This is an optimization exercise on Yosys and OpenROAD, whose aim is small area, a short achievable clock period and few clock cycles, not a production implementation.
Only simulation tests tie the RTL to the original design; equivalence was not proved.
Some runs may be left out. An edit can pass the tests and still lose a function that they never use.
Power is estimated from default activity; no workload was simulated.

### Static IR drop, run 1

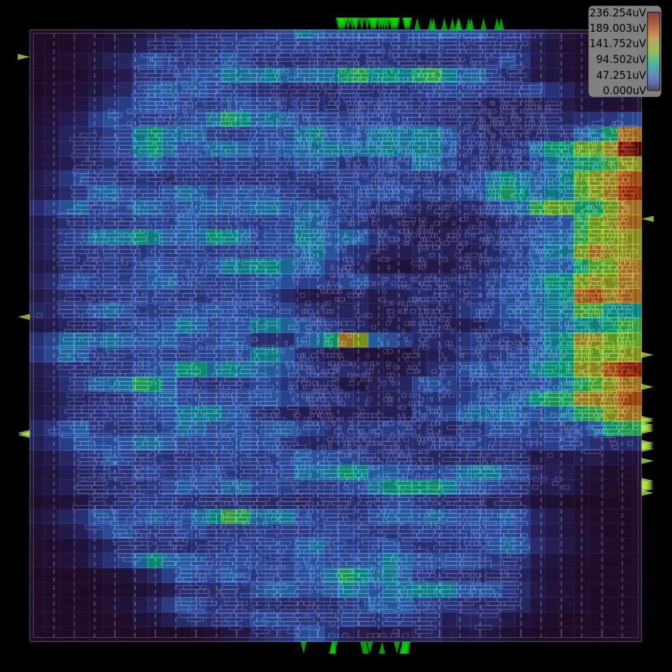
### Met2 routing, run 1

Scale: 1 px per µm.
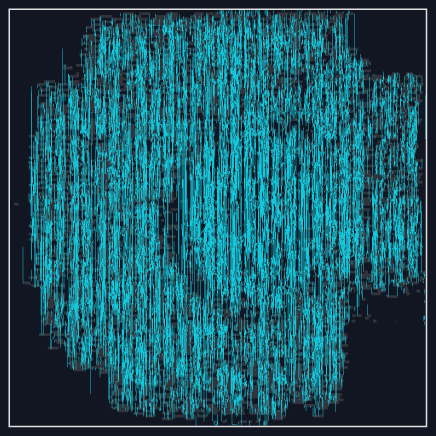
### Cells coloured by class, run 1

Scale: 1.5 px per µm.
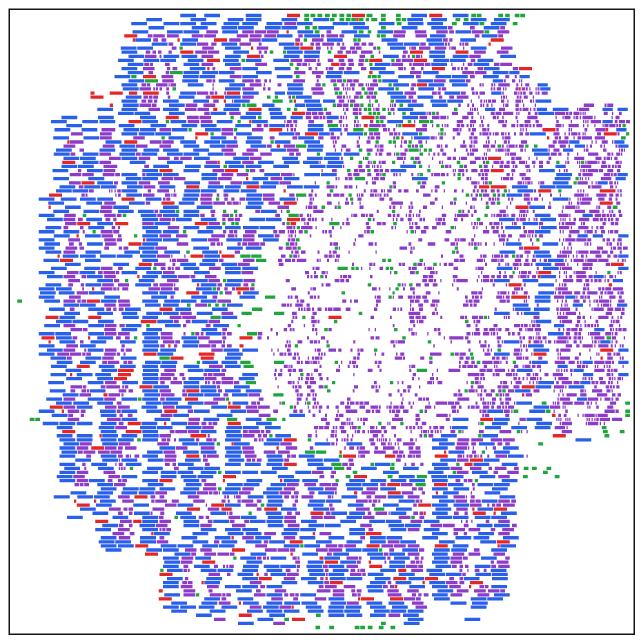
### Nets reached from selected ports, run 1

Scale: 2 px per µm.
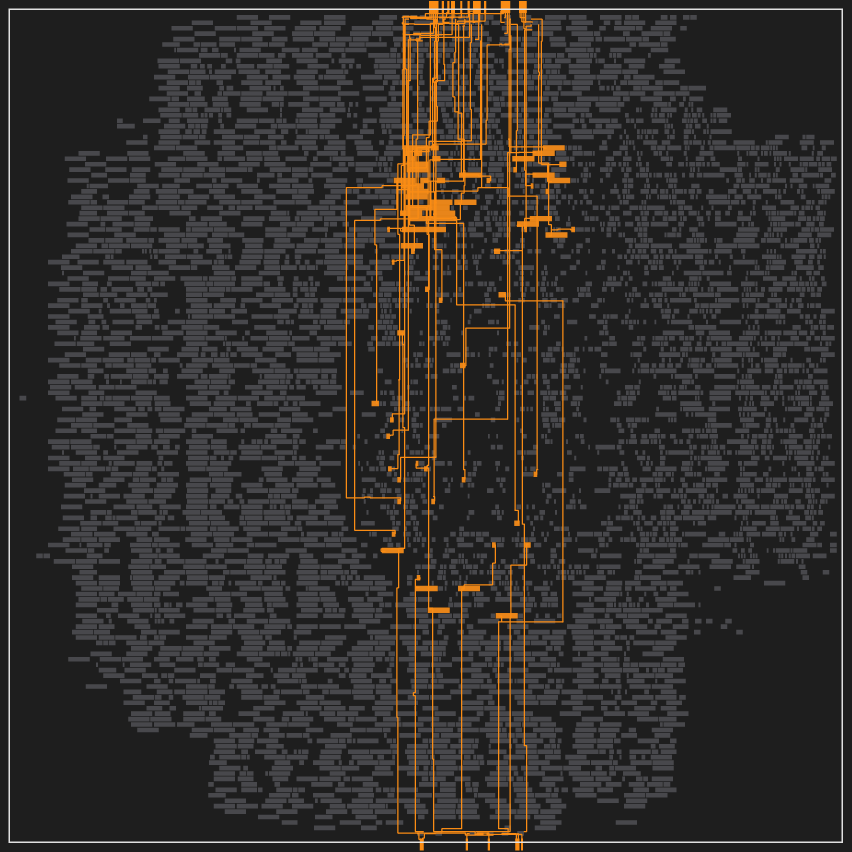
==> flow/design.v <==
module MIPS (CLK, RST, SW, CS, WE, ADDR, Mem_Wdata, Mem_Rdata);
  input CLK;
  input RST;
  input [2:0] SW;
  output reg CS, WE;
  output reg [6:0] ADDR;
  output [31:0] Mem_Wdata;
  input [31:0] Mem_Rdata;
  parameter K = 4;           
  localparam NSTEP = 32 / K;
  reg [31:0] rf [0:31];
  reg [31:0] IR;
  reg [6:0]  pc;             
  reg        fetch;          
  reg [31:0] HI, LO, MA;
  reg [3:0]  mcnt;           
  wire [5:0] op = IR[31:26];
  wire [5:0] fn = IR[5:0];
  wire [4:0] rs = IR[25:21];
  wire [4:0] rt = IR[20:16];
  wire [4:0] rd = IR[15:11];
  wire [4:0] sh = IR[10:6];
  wire [31:0] imm = {{16{IR[15]}}, IR[15:0]};
  wire [31:0] rA0 = rf[rs];
  wire [31:0] rB0 = rf[rt];
  wire [31:0] A = {rA0[31:3], (rs == 5'd1) ? SW : rA0[2:0]};
  wire [31:0] B = {rB0[31:3], (rt == 5'd1) ? SW : rB0[2:0]};
  wire is_mem  = op[5];
  wire is_sw   = op[5] & op[3];
  wire is_lw   = op[5] & ~op[3];
  wire is_imm  = ~op[5] & op[3];
  wire is_br   = ~op[5] & ~op[3] & op[2];
  wire is_jmp  = ~op[5] & ~op[3] & ~op[2] & op[1];
  wire is_jal  = is_jmp & op[0];
  wire is_r    = ~op[5] & ~op[3] & ~op[2] & ~op[1];
  wire r_jr    = is_r & (fn == 6'b001000);
  wire r_mult  = is_r & (fn == 6'b011000);
  wire r_mfhi  = is_r & (fn == 6'b010000);
  wire r_mflo  = is_r & (fn == 6'b010010);
  wire r_rsdst = is_r & (fn == 6'b101111 || fn == 6'b110000);
  wire stall = (r_mfhi | r_mflo) & (mcnt != 4'd0);
  wire [31:0] Y = is_imm ? imm : B;
  wire do_sub = is_r & (fn == 6'b100010 || fn == 6'b101010 || fn == 6'b110010);
  wire do_b8  = is_r & (fn == 6'b101101);
  wire [31:0] Yx = Y ^ {32{do_sub}};
  wire [8:0] s0 = {1'b0, A[7:0]}   + {1'b0, Yx[7:0]}   + {8'd0, do_sub};
  wire c8  = s0[8] & ~do_b8;
  wire [8:0] s1 = {1'b0, A[15:8]}  + {1'b0, Yx[15:8]}  + {8'd0, c8};
  wire c16 = s1[8] & ~do_b8;
  wire [8:0] s2 = {1'b0, A[23:16]} + {1'b0, Yx[23:16]} + {8'd0, c16};
  wire c24 = s2[8] & ~do_b8;
  wire [8:0] s3 = {1'b0, A[31:24]} + {1'b0, Yx[31:24]} + {8'd0, c24};
  wire [31:0] sum = {s3[7:0], s2[7:0], s1[7:0], s0[7:0]};
  wire cout = s3[8];
  reg [31:0] res;
  integer i;
  always @(*) begin
    res = sum;
    if (is_imm) begin
      case (op[2:0])
        3'b100:  res = A & imm;
        3'b101:  res = A | imm;
        3'b111:  res = {IR[15:0], 16'd0};
        default: res = sum;
      endcase
    end else if (is_jal) begin
      res = {25'd0, pc + 7'd1};
    end else begin
      case (fn)
        6'b100100: res = A & B;
        6'b100101: res = A | B;
        6'b100110: res = A ^ B;
        6'b101010: res = {31'd0, ~cout};
        6'b000000: res = B << sh;
        6'b000010: res = B >> sh;
        6'b010000: res = HI;
        6'b010010: res = LO;
        6'b101111: for (i = 0; i < 32; i = i + 1) res[i] = B[31-i];
        6'b110000: res = {B[7:0], B[15:8], B[23:16], B[31:24]};
        6'b110001: res = cout ? 32'hFFFFFFFF : sum;
        6'b110010: res = cout ? sum : 32'd0;
        default:   res = sum;
      endcase
    end
  end
  wire regw = ~fetch & ~stall &
              (is_lw | is_imm | is_jal | (is_r & ~r_jr & ~r_mult));
  wire [4:0] dst = is_jal ? 5'd31 : (is_r ? (r_rsdst ? rs : rd) : rt);
  wire [31:0] wdata = is_lw ? Mem_Rdata : res;
  wire [6:0] pc1 = pc + 7'd1;
  wire taken = is_br & ((A == B) ^ op[0]);
  reg [6:0] npc;
  always @(*) begin
    if (taken)       npc = pc1 + IR[6:0];
    else if (is_jmp) npc = IR[6:0];
    else if (r_jr)   npc = A[6:0];
    else             npc = pc1;
  end
  wire [6:0] ea = A[6:0] + IR[6:0];
  assign Mem_Wdata = B;
  always @(*) begin
    CS = 1'b1; WE = 1'b0; ADDR = npc;
    if (fetch) ADDR = pc;
    else if (stall) CS = 1'b0;
    else if (is_mem) begin ADDR = ea; WE = is_sw; end
  end
  always @(posedge CLK) begin
    if (regw) rf[dst] <= wdata;
    if (RST) begin
      fetch <= 1'b1;
      pc <= 7'd0;
    end else if (fetch) begin
      fetch <= 1'b0;
    end else if (!stall) begin
      if (is_mem) begin
        fetch <= 1'b1;
        pc <= pc1;
      end else begin
        pc <= npc;
      end
    end
    if (fetch | (~stall & ~is_mem)) IR <= Mem_Rdata;
  end
  wire [32+K-1:0] pstep = {{K{1'b0}}, HI} + MA * LO[K-1:0];
  always @(posedge CLK) begin
    if (RST) begin
      mcnt <= 4'd0;
    end else if (~fetch & r_mult) begin
      mcnt <= NSTEP;
    end else if (mcnt != 4'd0) begin
      mcnt <= mcnt - 4'd1;
    end
    if (~fetch & r_mult) begin
      MA <= A;
      LO <= B;
      HI <= 32'd0;
    end else if (mcnt != 4'd0) begin
      HI <= pstep[32+K-1:K];
      LO <= {pstep[K-1:0], LO[31:K]};
    end
  end
endmodule
==> flow/run.sh <==
#!/bin/bash
# synth_recipe.tcl (not shown) runs the flow's synth.tcl, then flattens the netlist and writes it again
# the make line also repeats each setting of config.mk as NAME=value (left out here)
make -C /OpenROAD-flow-scripts/flow DESIGN_CONFIG=/design/flow/config.mk WORK_HOME=/design/flow/orfs CLKGATE_MAP_FILE= SYNTH_SCRIPT=/design/flow/synth_recipe.tcl finish
==> flow/config.mk <==
export PLATFORM = sky130hd
export DESIGN_NAME = MIPS
export DESIGN_NICKNAME = MIPS
export VERILOG_FILES = /design/flow/design.v
export SDC_FILE = /design/flow/constraint.sdc
export NUM_CORES = 4
export LEC_CHECK = 0
export CAP_MARGIN = 20
export CORE_MARGIN = 2
export CORE_UTILIZATION = 40
export SLEW_MARGIN = 20
==> flow/constraint.sdc <==
create_clock -name core_clock -period 12.0 [get_ports {CLK}]
set_input_delay 2.4000 -clock core_clock [delete_from_list [all_inputs] [get_ports {CLK}]]
set_output_delay 2.4000 -clock core_clock [all_outputs]
set_load 0.01 [all_outputs]
==> impl_metrics.csv, run 1 <==
group,metric,value,unit
worst_setup_path,crit_type,"in -> reg",
placed_design,dpl-instance-area,72900,µm²
power_and_ir_drop,power.group.top,"combinational logic",
global_routing,first_global_vias,48000,
worst_hold_path,hold_path.class,"reg -> reg",
finish,regArea,34700,µm²
power_and_ir_drop,p_leak,0.0272,µW
finish,num-nonclk-inverters,186,
timing,setup_tns,0,ns
clocking,holdBufCountCts,0,
synth,synth-xor-area-share,0.0133,
finish,final_nets,5339,
synth,seq_area_frac_synth,0.511,
synth,ys_top_cells_by_count,"edfxtp_1, mux4_2, nand2_1, mux2i_1, a21oi_1",
clocking,max-clock-path-buffers,3,
global_routing,antenna_found_initial,7,
finish,final_common_cell,"edfxtp_1",
worst_setup_path,r2r-end,"rf[12][2]",
global_routing,grt_pass1_wl,382000,µm
finish,regMostFlops,"rf",
timing,slew_headroom,0.164,
finish,multi_input_area,31300,µm²
timing,min_period,11.55,ns
floorplan,fp.dieW,416,µm
global_routing,use_met3,0.0820,
finish,drive_above_1_share,0.229,
synth,synth_edf_count,1119,
flow_run,cap_violations,0,
finish,clock_buffers,153,
drt,remaining_drc_errors,0,
worst_setup_path,crit_buf_inv,7,
clocking,cts_buffers,132,
synth,netlist.top_cell.by_area,"edfxtp_1",
worst_setup_path,startpoint,"SW[0]",
placed_design,pre_cts_ws,-1.15,ns
worst_setup_path,worstSetupEndpointType,"register",
synth,syn-cell-area,67800,µm²
worst_setup_path,required,12.54,ns
floorplan,chipHeight,416,µm
worst_setup_path,max_stage_delay,0.52,ns
timing,finClkSkew,0.0385,ns
timing,rsz0062_at_grt,"no",
timing,clock.fmax,86.6,MHz
worst_setup_path,critical_path_cell_count,52,
placed_design,gp_congestion,1.13,
clocking,root_buffer,"clkbuf_16",
clocking,htree_levels,4,
synth,synth_warnings,1,
timing,timing.final.crit_share,0.962,
drt,postRouteAntennaNets,0,
power_and_ir_drop,p_comb_frac,0.447,
synth,synthDistinctLibCells,97,
synth,async_flop_share,0,
worst_hold_path,min_path_cells,2,
finish,top_area_cell_class,"flip-flops and latches",
timing,hold_slack,0.484,ns
clocking,cts.sinks,1173,
finish,fillers,14900,
worst_setup_path,path_max_fanout,8,
worst_setup_path,worstPathArrival,12.09,ns
finish,multi_input_gates,3142,
clocking,clk_latency,0.82,ns
worst_setup_path,crit_end,"rf[12][2]",
synth,synthAdderAreaFrac,0.0609,
worst_setup_path,start_kind,"primary input",
worst_setup_path,cp_top_family,"compound AO/OA/AOI/OAI gates",
run_status,status,"no timing/DRC/antenna violations",
worst_setup_path,rr_worst_depth,52,
synth,ys_seq_elements,1173,
placed_design,hpwlAfterDp,181000,µm
finish,bufAreaShareNonClock,0.0483,
finish,largest_reg_flops,1024,
timing,finalHoldViolCount,0,
finish,multi_input_area_share,0.404,
synth,synth_mux_area_frac,0.220,
drt,via_per_inst,6.70,
clocking,post-cts-setup-buffers,0,
synth,synth.avg_cell_area,14.0,µm²
worst_setup_path,path_common_cell,"a21oi_2",
global_routing,met1_usage,0.430,
global_routing,busiest_layer,"met2",
finish,insertedDiodeCount,3,
drt,wl_met2,123000,µm
global_routing,overflow,0,
Testbench counts for the RTL of run 1, summed over its fixed seeds: cycles 79,189.
## Picture notes: 'Static IR drop'
Internal: 10600 µW
PwrDens: 222 nW/µm²
overall power: 17200 µW
Sw Pwr: 6650 µW

## Picture notes: 'Met2 routing'
- longest straight run: 155 µm
- share of all routed wire: 44%
- main direction: vertical
- wire length on this layer: 123 mm
- nets with wire on the layer: 4621
vias: 49300
met2 usage: 0.476
Post-Route WL: 277000 µm

## Picture notes: 'Cells coloured by class'
- red: clock drivers and dummy loads (cells 236; share of their area 5.7%)
- purple: all other logic (cells 3328; share of their area 43%)
- green: other buffers and delay cells (cells 404; share of their area 5.0%)
- blue: flip-flops (cells 1173; share of their area 46%)
row count: 151
final core utilization: 0.459
core area: 169000 µm²
fin area: 77400 µm²
Seq/total area: 0.448

## Picture notes: 'Nets reached from selected ports'
- orange: Mem_Rdata (direction input; edge 25 top, 7 bottom; end cells 74; buffers 32; wire 7000 µm)
port bufs: 77
IO Count: 78

--- run 2 (changed files replaced; the others as in run 1) ---
==> flow/design.v <==
module MIPS (CLK, RST, SW, CS, WE, ADDR, Mem_Wdata, Mem_Rdata);
  input CLK;
  input RST;
  input [2:0] SW;
  output reg CS, WE;
  output reg [6:0] ADDR;
  output reg [31:0] Mem_Wdata;
  input [31:0] Mem_Rdata;
  parameter K = 4;           
  localparam NSTEP = 32 / K;
  reg [31:0] rf [0:31];
  reg [31:0] IR;
  reg [6:0]  pc;             
  reg        fetch;          
  reg        mem;            
  reg        mem_w;          
  reg [4:0]  mem_rt;         
  reg [6:0]  mem_a;          
  reg [31:0] HI, LO, MA;
  reg [3:0]  mcnt;           
  reg [2:0]  SWr;            
  wire [5:0] op = IR[31:26];
  wire [5:0] fn = IR[5:0];
  wire [4:0] rs = IR[25:21];
  wire [4:0] rt = IR[20:16];
  wire [4:0] rd = IR[15:11];
  wire [4:0] sh = IR[10:6];
  wire [31:0] imm = {{16{IR[15]}}, IR[15:0]};
  reg [31:0] rA0, rB0;
  integer ri;
  always @(*) begin
    rA0 = 32'd0; rB0 = 32'd0;
    for (ri = 0; ri < 32; ri = ri + 1) begin
      rA0 = rA0 | (rf[ri] & {32{rs == ri}});
      rB0 = rB0 | (rf[ri] & {32{rt == ri}});
    end
  end
  wire [31:0] A = {rA0[31:3], (rs == 5'd1) ? SWr : rA0[2:0]};
  wire [31:0] B = {rB0[31:3], (rt == 5'd1) ? SWr : rB0[2:0]};
  wire is_mem  = op[5];
  wire is_sw   = op[5] & op[3];
  wire is_lw   = op[5] & ~op[3];
  wire is_imm  = ~op[5] & op[3];
  wire is_br   = ~op[5] & ~op[3] & op[2];
  wire is_jmp  = ~op[5] & ~op[3] & ~op[2] & op[1];
  wire is_jal  = is_jmp & op[0];
  wire is_r    = ~op[5] & ~op[3] & ~op[2] & ~op[1];
  wire r_jr    = is_r & (fn == 6'b001000);
  wire r_mult  = is_r & (fn == 6'b011000);
  wire r_mfhi  = is_r & (fn == 6'b010000);
  wire r_mflo  = is_r & (fn == 6'b010010);
  wire r_rsdst = is_r & (fn == 6'b101111 || fn == 6'b110000);
  wire exec  = ~fetch & ~mem;
  wire stall = (r_mfhi | r_mflo) & (mcnt != 4'd0);
  wire go    = exec & ~stall;
  wire [31:0] Y = (is_imm | is_mem) ? imm : B;
  wire do_sub = is_r & (fn == 6'b100010 || fn == 6'b101010 || fn == 6'b110010);
  wire do_b8  = is_r & (fn == 6'b101101);
  wire [31:0] Yx = Y ^ {32{do_sub}};
  wire kp = ~do_b8;
  wire [35:0] s36 = {1'b0, A[31:24], kp, A[23:16], kp, A[15:8], kp, A[7:0]} +
                    {1'b0, Yx[31:24], 1'b0, Yx[23:16], 1'b0, Yx[15:8], 1'b0, Yx[7:0]} +
                    {35'd0, do_sub};
  wire [31:0] sum = {s36[34:27], s36[25:18], s36[16:9], s36[7:0]};
  wire cout = s36[35];
  wire [6:0] pc1 = pc + 7'd1;
  reg [31:0] res;
  integer i;
  always @(*) begin
    res = sum;
    if (is_imm) begin
      case (op[2:0])
        3'b100:  res = A & imm;
        3'b101:  res = A | imm;
        3'b111:  res = {IR[15:0], 16'd0};
        default: res = sum;
      endcase
    end else if (is_jal) begin
      res = {25'd0, pc1};
    end else begin
      case (fn)
        6'b100100: res = A & B;
        6'b100101: res = A | B;
        6'b100110: res = A ^ B;
        6'b101010: res = {31'd0, ~cout};
        6'b000000: res = B << sh;
        6'b000010: res = B >> sh;
        6'b010000: res = HI;
        6'b010010: res = LO;
        6'b101111: for (i = 0; i < 32; i = i + 1) res[i] = B[31-i];
        6'b110000: res = {B[7:0], B[15:8], B[23:16], B[31:24]};
        6'b110001: res = cout ? 32'hFFFFFFFF : sum;
        6'b110010: res = cout ? sum : 32'd0;
        default:   res = sum;
      endcase
    end
  end
  wire regw_ex = go & (is_imm | is_jal | (is_r & ~r_jr & ~r_mult));
  wire regw_ld = mem & ~mem_w;
  wire [4:0] dst = mem ? mem_rt :
                   is_jal ? 5'd31 : (is_r ? (r_rsdst ? rs : rd) : rt);
  wire [31:0] wdata = mem ? Mem_Rdata : res;
  wire [6:0] pcb = pc1 + IR[6:0];
  wire pred_t = is_br & op[0];                   
  wire taken  = is_br & ((A == B) ^ op[0]);
  wire [6:0] pnpc = pred_t ? pcb : (is_jmp ? IR[6:0] : pc1);
  wire redirect = r_jr | (is_br & (taken ^ pred_t));
  wire [6:0] anpc = r_jr ? A[6:0] : (taken ? pcb : pc1);
  always @(*) begin
    CS = 1'b1; WE = 1'b0; ADDR = pnpc;
    if (fetch) ADDR = pc;
    else if (mem) begin ADDR = mem_a; WE = mem_w; end
    else if (stall | r_jr) CS = 1'b0;
  end
  always @(posedge CLK) begin
    SWr <= SW;
    if (regw_ex | regw_ld) rf[dst] <= wdata;
    Mem_Wdata <= B;
    mem_a <= sum[6:0];
    mem_rt <= rt;
    mem_w <= is_sw;
    if (RST) begin
      fetch <= 1'b1;
      mem <= 1'b0;
      pc <= 7'd0;
    end else begin
      fetch <= go & redirect;
      mem <= go & is_mem;
      if (fetch | mem) begin
      end else if (go) begin
        pc <= redirect ? anpc : pnpc;
      end
    end
    if (fetch | go) IR <= Mem_Rdata;
  end
  wire [32+K-1:0] pstep = {{K{1'b0}}, HI} + MA * LO[K-1:0];
  always @(posedge CLK) begin
    if (RST) begin
      mcnt <= 4'd0;
    end else if (go & r_mult) begin
      mcnt <= NSTEP;
    end else if (mcnt != 4'd0) begin
      mcnt <= mcnt - 4'd1;
    end
    if (go & r_mult) begin
      MA <= A;
      LO <= B;
      HI <= 32'd0;
    end else if (mcnt != 4'd0) begin
      HI <= pstep[32+K-1:K];
      LO <= {pstep[K-1:0], LO[31:K]};
    end
  end
endmodule
### Nets reached from selected ports, run 2

Scale: 2 px per µm.
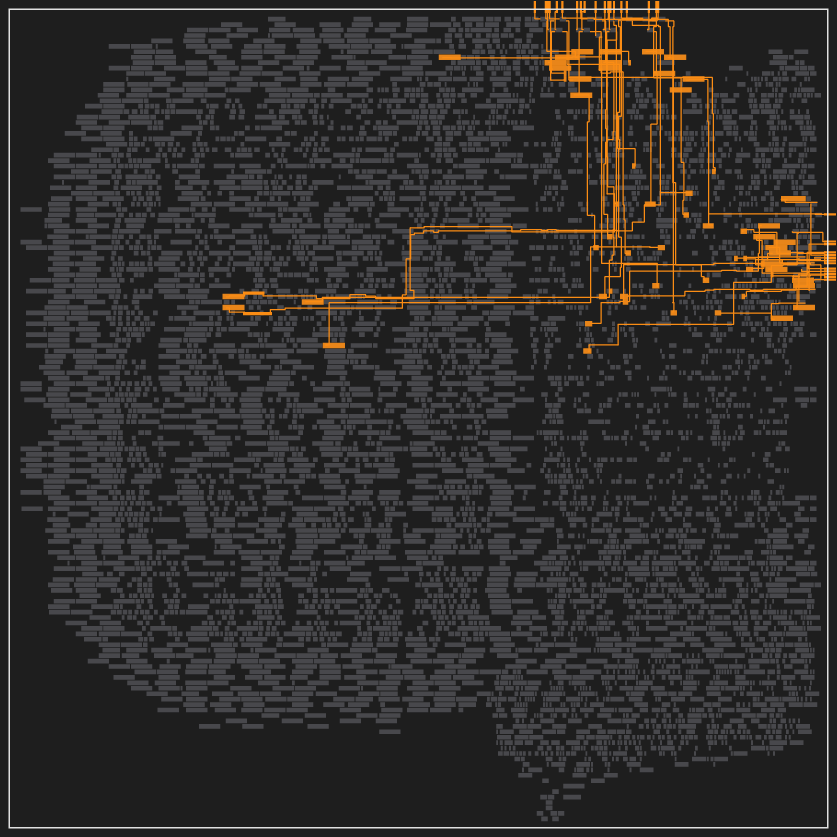
- orange: Mem_Rdata (direction input; edge 19 top, 13 right; end cells 63; buffers 32; wire 4570 µm)

### Static IR drop, run 2

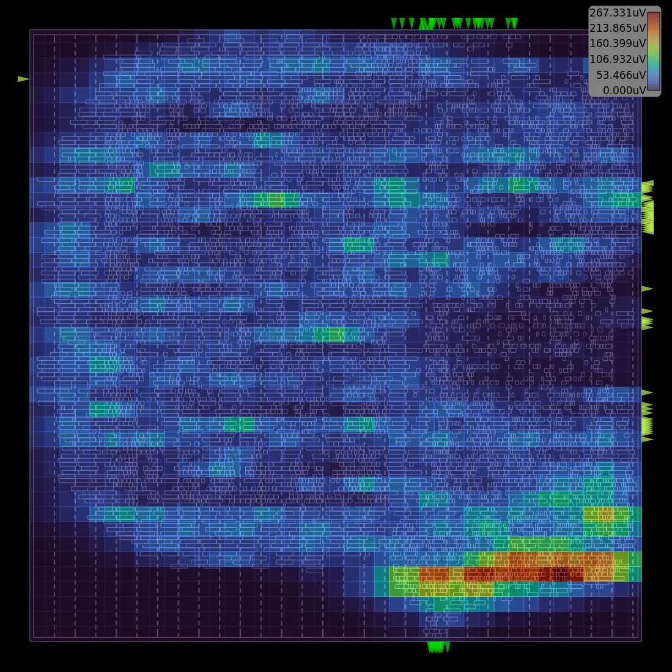
overall power: 16600 µW
PwrDens: 222 nW/µm²
Internal: 10100 µW
Sw Pwr: 6440 µW

### Cells coloured by class, run 2

Scale: 1.5 px per µm.
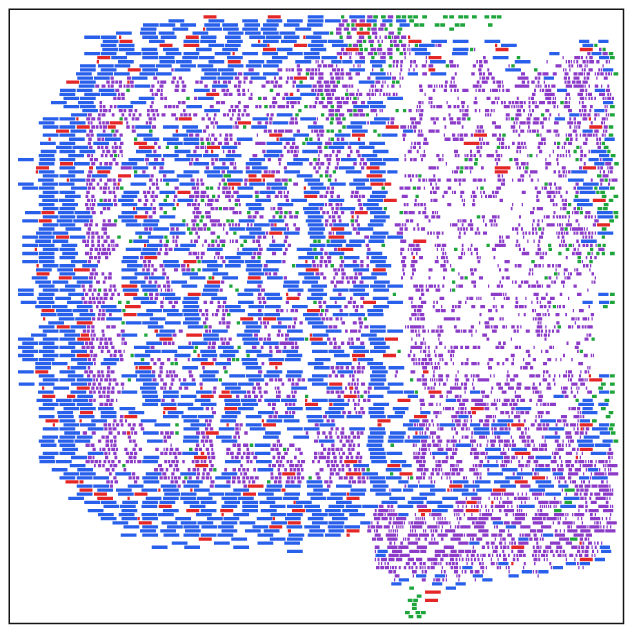
core area: 163000 µm²
row count: 148
final core utilization: 0.459
fin area: 74700 µm²
Seq/total area: 0.474

==> impl_metrics.csv, run 2 <==
group,metric,value,unit
run_status,status,"no timing/DRC/antenna violations",
floorplan,fp.dieW,408,µm
finish,bufAreaShareNonClock,0.0386,
finish,drive_above_1_share,0.122,
worst_setup_path,worstSetupEndpointType,"register",
worst_setup_path,path_common_cell,"buf_4",
placed_design,gp_congestion,1.04,
drt,num_vias,60800,
finish,regMostFlops,"rf",
finish,final_common_cell,"edfxtp_1",
finish,multi_input_area_share,0.381,
synth,synth_mux_area_frac,0.0233,
finish,clock_buffers,161,
drt,remaining_drc_errors,0,
worst_setup_path,cp_top_family,"compound AO/OA/AOI/OAI gates",
worst_setup_path,max_stage_delay,0.90,ns
worst_setup_path,startpoint,"IR[16]",
power_and_ir_drop,p_leak,0.0269,µW
synth,synth_warnings,1,
global_routing,met2_usage,0.588,
worst_setup_path,path_max_fanout,40,
synth,netlist.top_cell.by_area,"edfxtp_1",
global_routing,grt_pass1_wl,475000,µm
clocking,cts.sinks,1210,
finish,num-nonclk-inverters,188,
drt,via_per_inst,7.52,
clocking,htree_levels,4,
finish,final_nets,6072,
finish,multi_input_gates,3906,
worst_setup_path,crit_end,"rf[23][11]",
flow_run,cap_violations,0,
clocking,holdBufCountCts,0,
timing,setup_tns,0,ns
synth,syn-cell-area,65400,µm²
finish,fillers,15000,
timing,min_period,9.37,ns
finish,multi_input_area,28400,µm²
worst_setup_path,critical_path_cell_count,27,
global_routing,busiest_layer,"met2",
worst_setup_path,r2r-end,"rf[23][11]",
power_and_ir_drop,p_comb_frac,0.400,
worst_hold_path,min_path_cells,2,
timing,clock.fmax,107,MHz
worst_setup_path,crit_type,"reg -> reg",
synth,synth-xor-area-share,0.0135,
timing,rsz0062_at_grt,"no",
drt,wl_met2,145000,µm
drt,postRouteAntennaNets,0,
synth,async_flop_share,0,
placed_design,pre_cts_ws,2.99,ns
clocking,clk_latency,0.84,ns
global_routing,met1_usage,0.485,
worst_hold_path,hold_path.class,"reg -> reg",
global_routing,antenna_found_initial,26,
finish,regArea,35400,µm²
floorplan,ios,78,
synth,synthDistinctLibCells,115,
clocking,cts_buffers,135,
floorplan,chipHeight,408,µm
Testbench counts for the RTL of run 2, summed over its fixed seeds: cycles 82,866.

[what the ideal ports hide]
How much do the figures lean on ideal ports? The routed layouts below were timed once more, with nothing changed but the port constraints. Step 1 sets driving cells, clkbuf_16 on the clock port and buf_2 on the other inputs (assumed; they add their load-dependent delay and slew). Step 2 moves the port delays by t, midway between the first and last clock arrival at a register: inputs arrive t later, outputs are due t later. That takes back most of the time a late clock gives input paths. a / b / c = ideal ports / drivers / drivers and shift; a / b = the first two.
run	t, ns	setup slack, ns	worst data-port slew with drivers (ns)	cell pins on the clock port's net
run 1	0.879	0.453 / 0.479 / -0.401	0.07	1
run 2	0.895	2.626 / 2.626 / 2.626	0.05	1
With both steps, setup timing fails in run 1, where it was met with ideal ports. The setup slack of run 1, which loses most, moves by +0.026 ns with the drivers and by -0.854 ns with both steps.
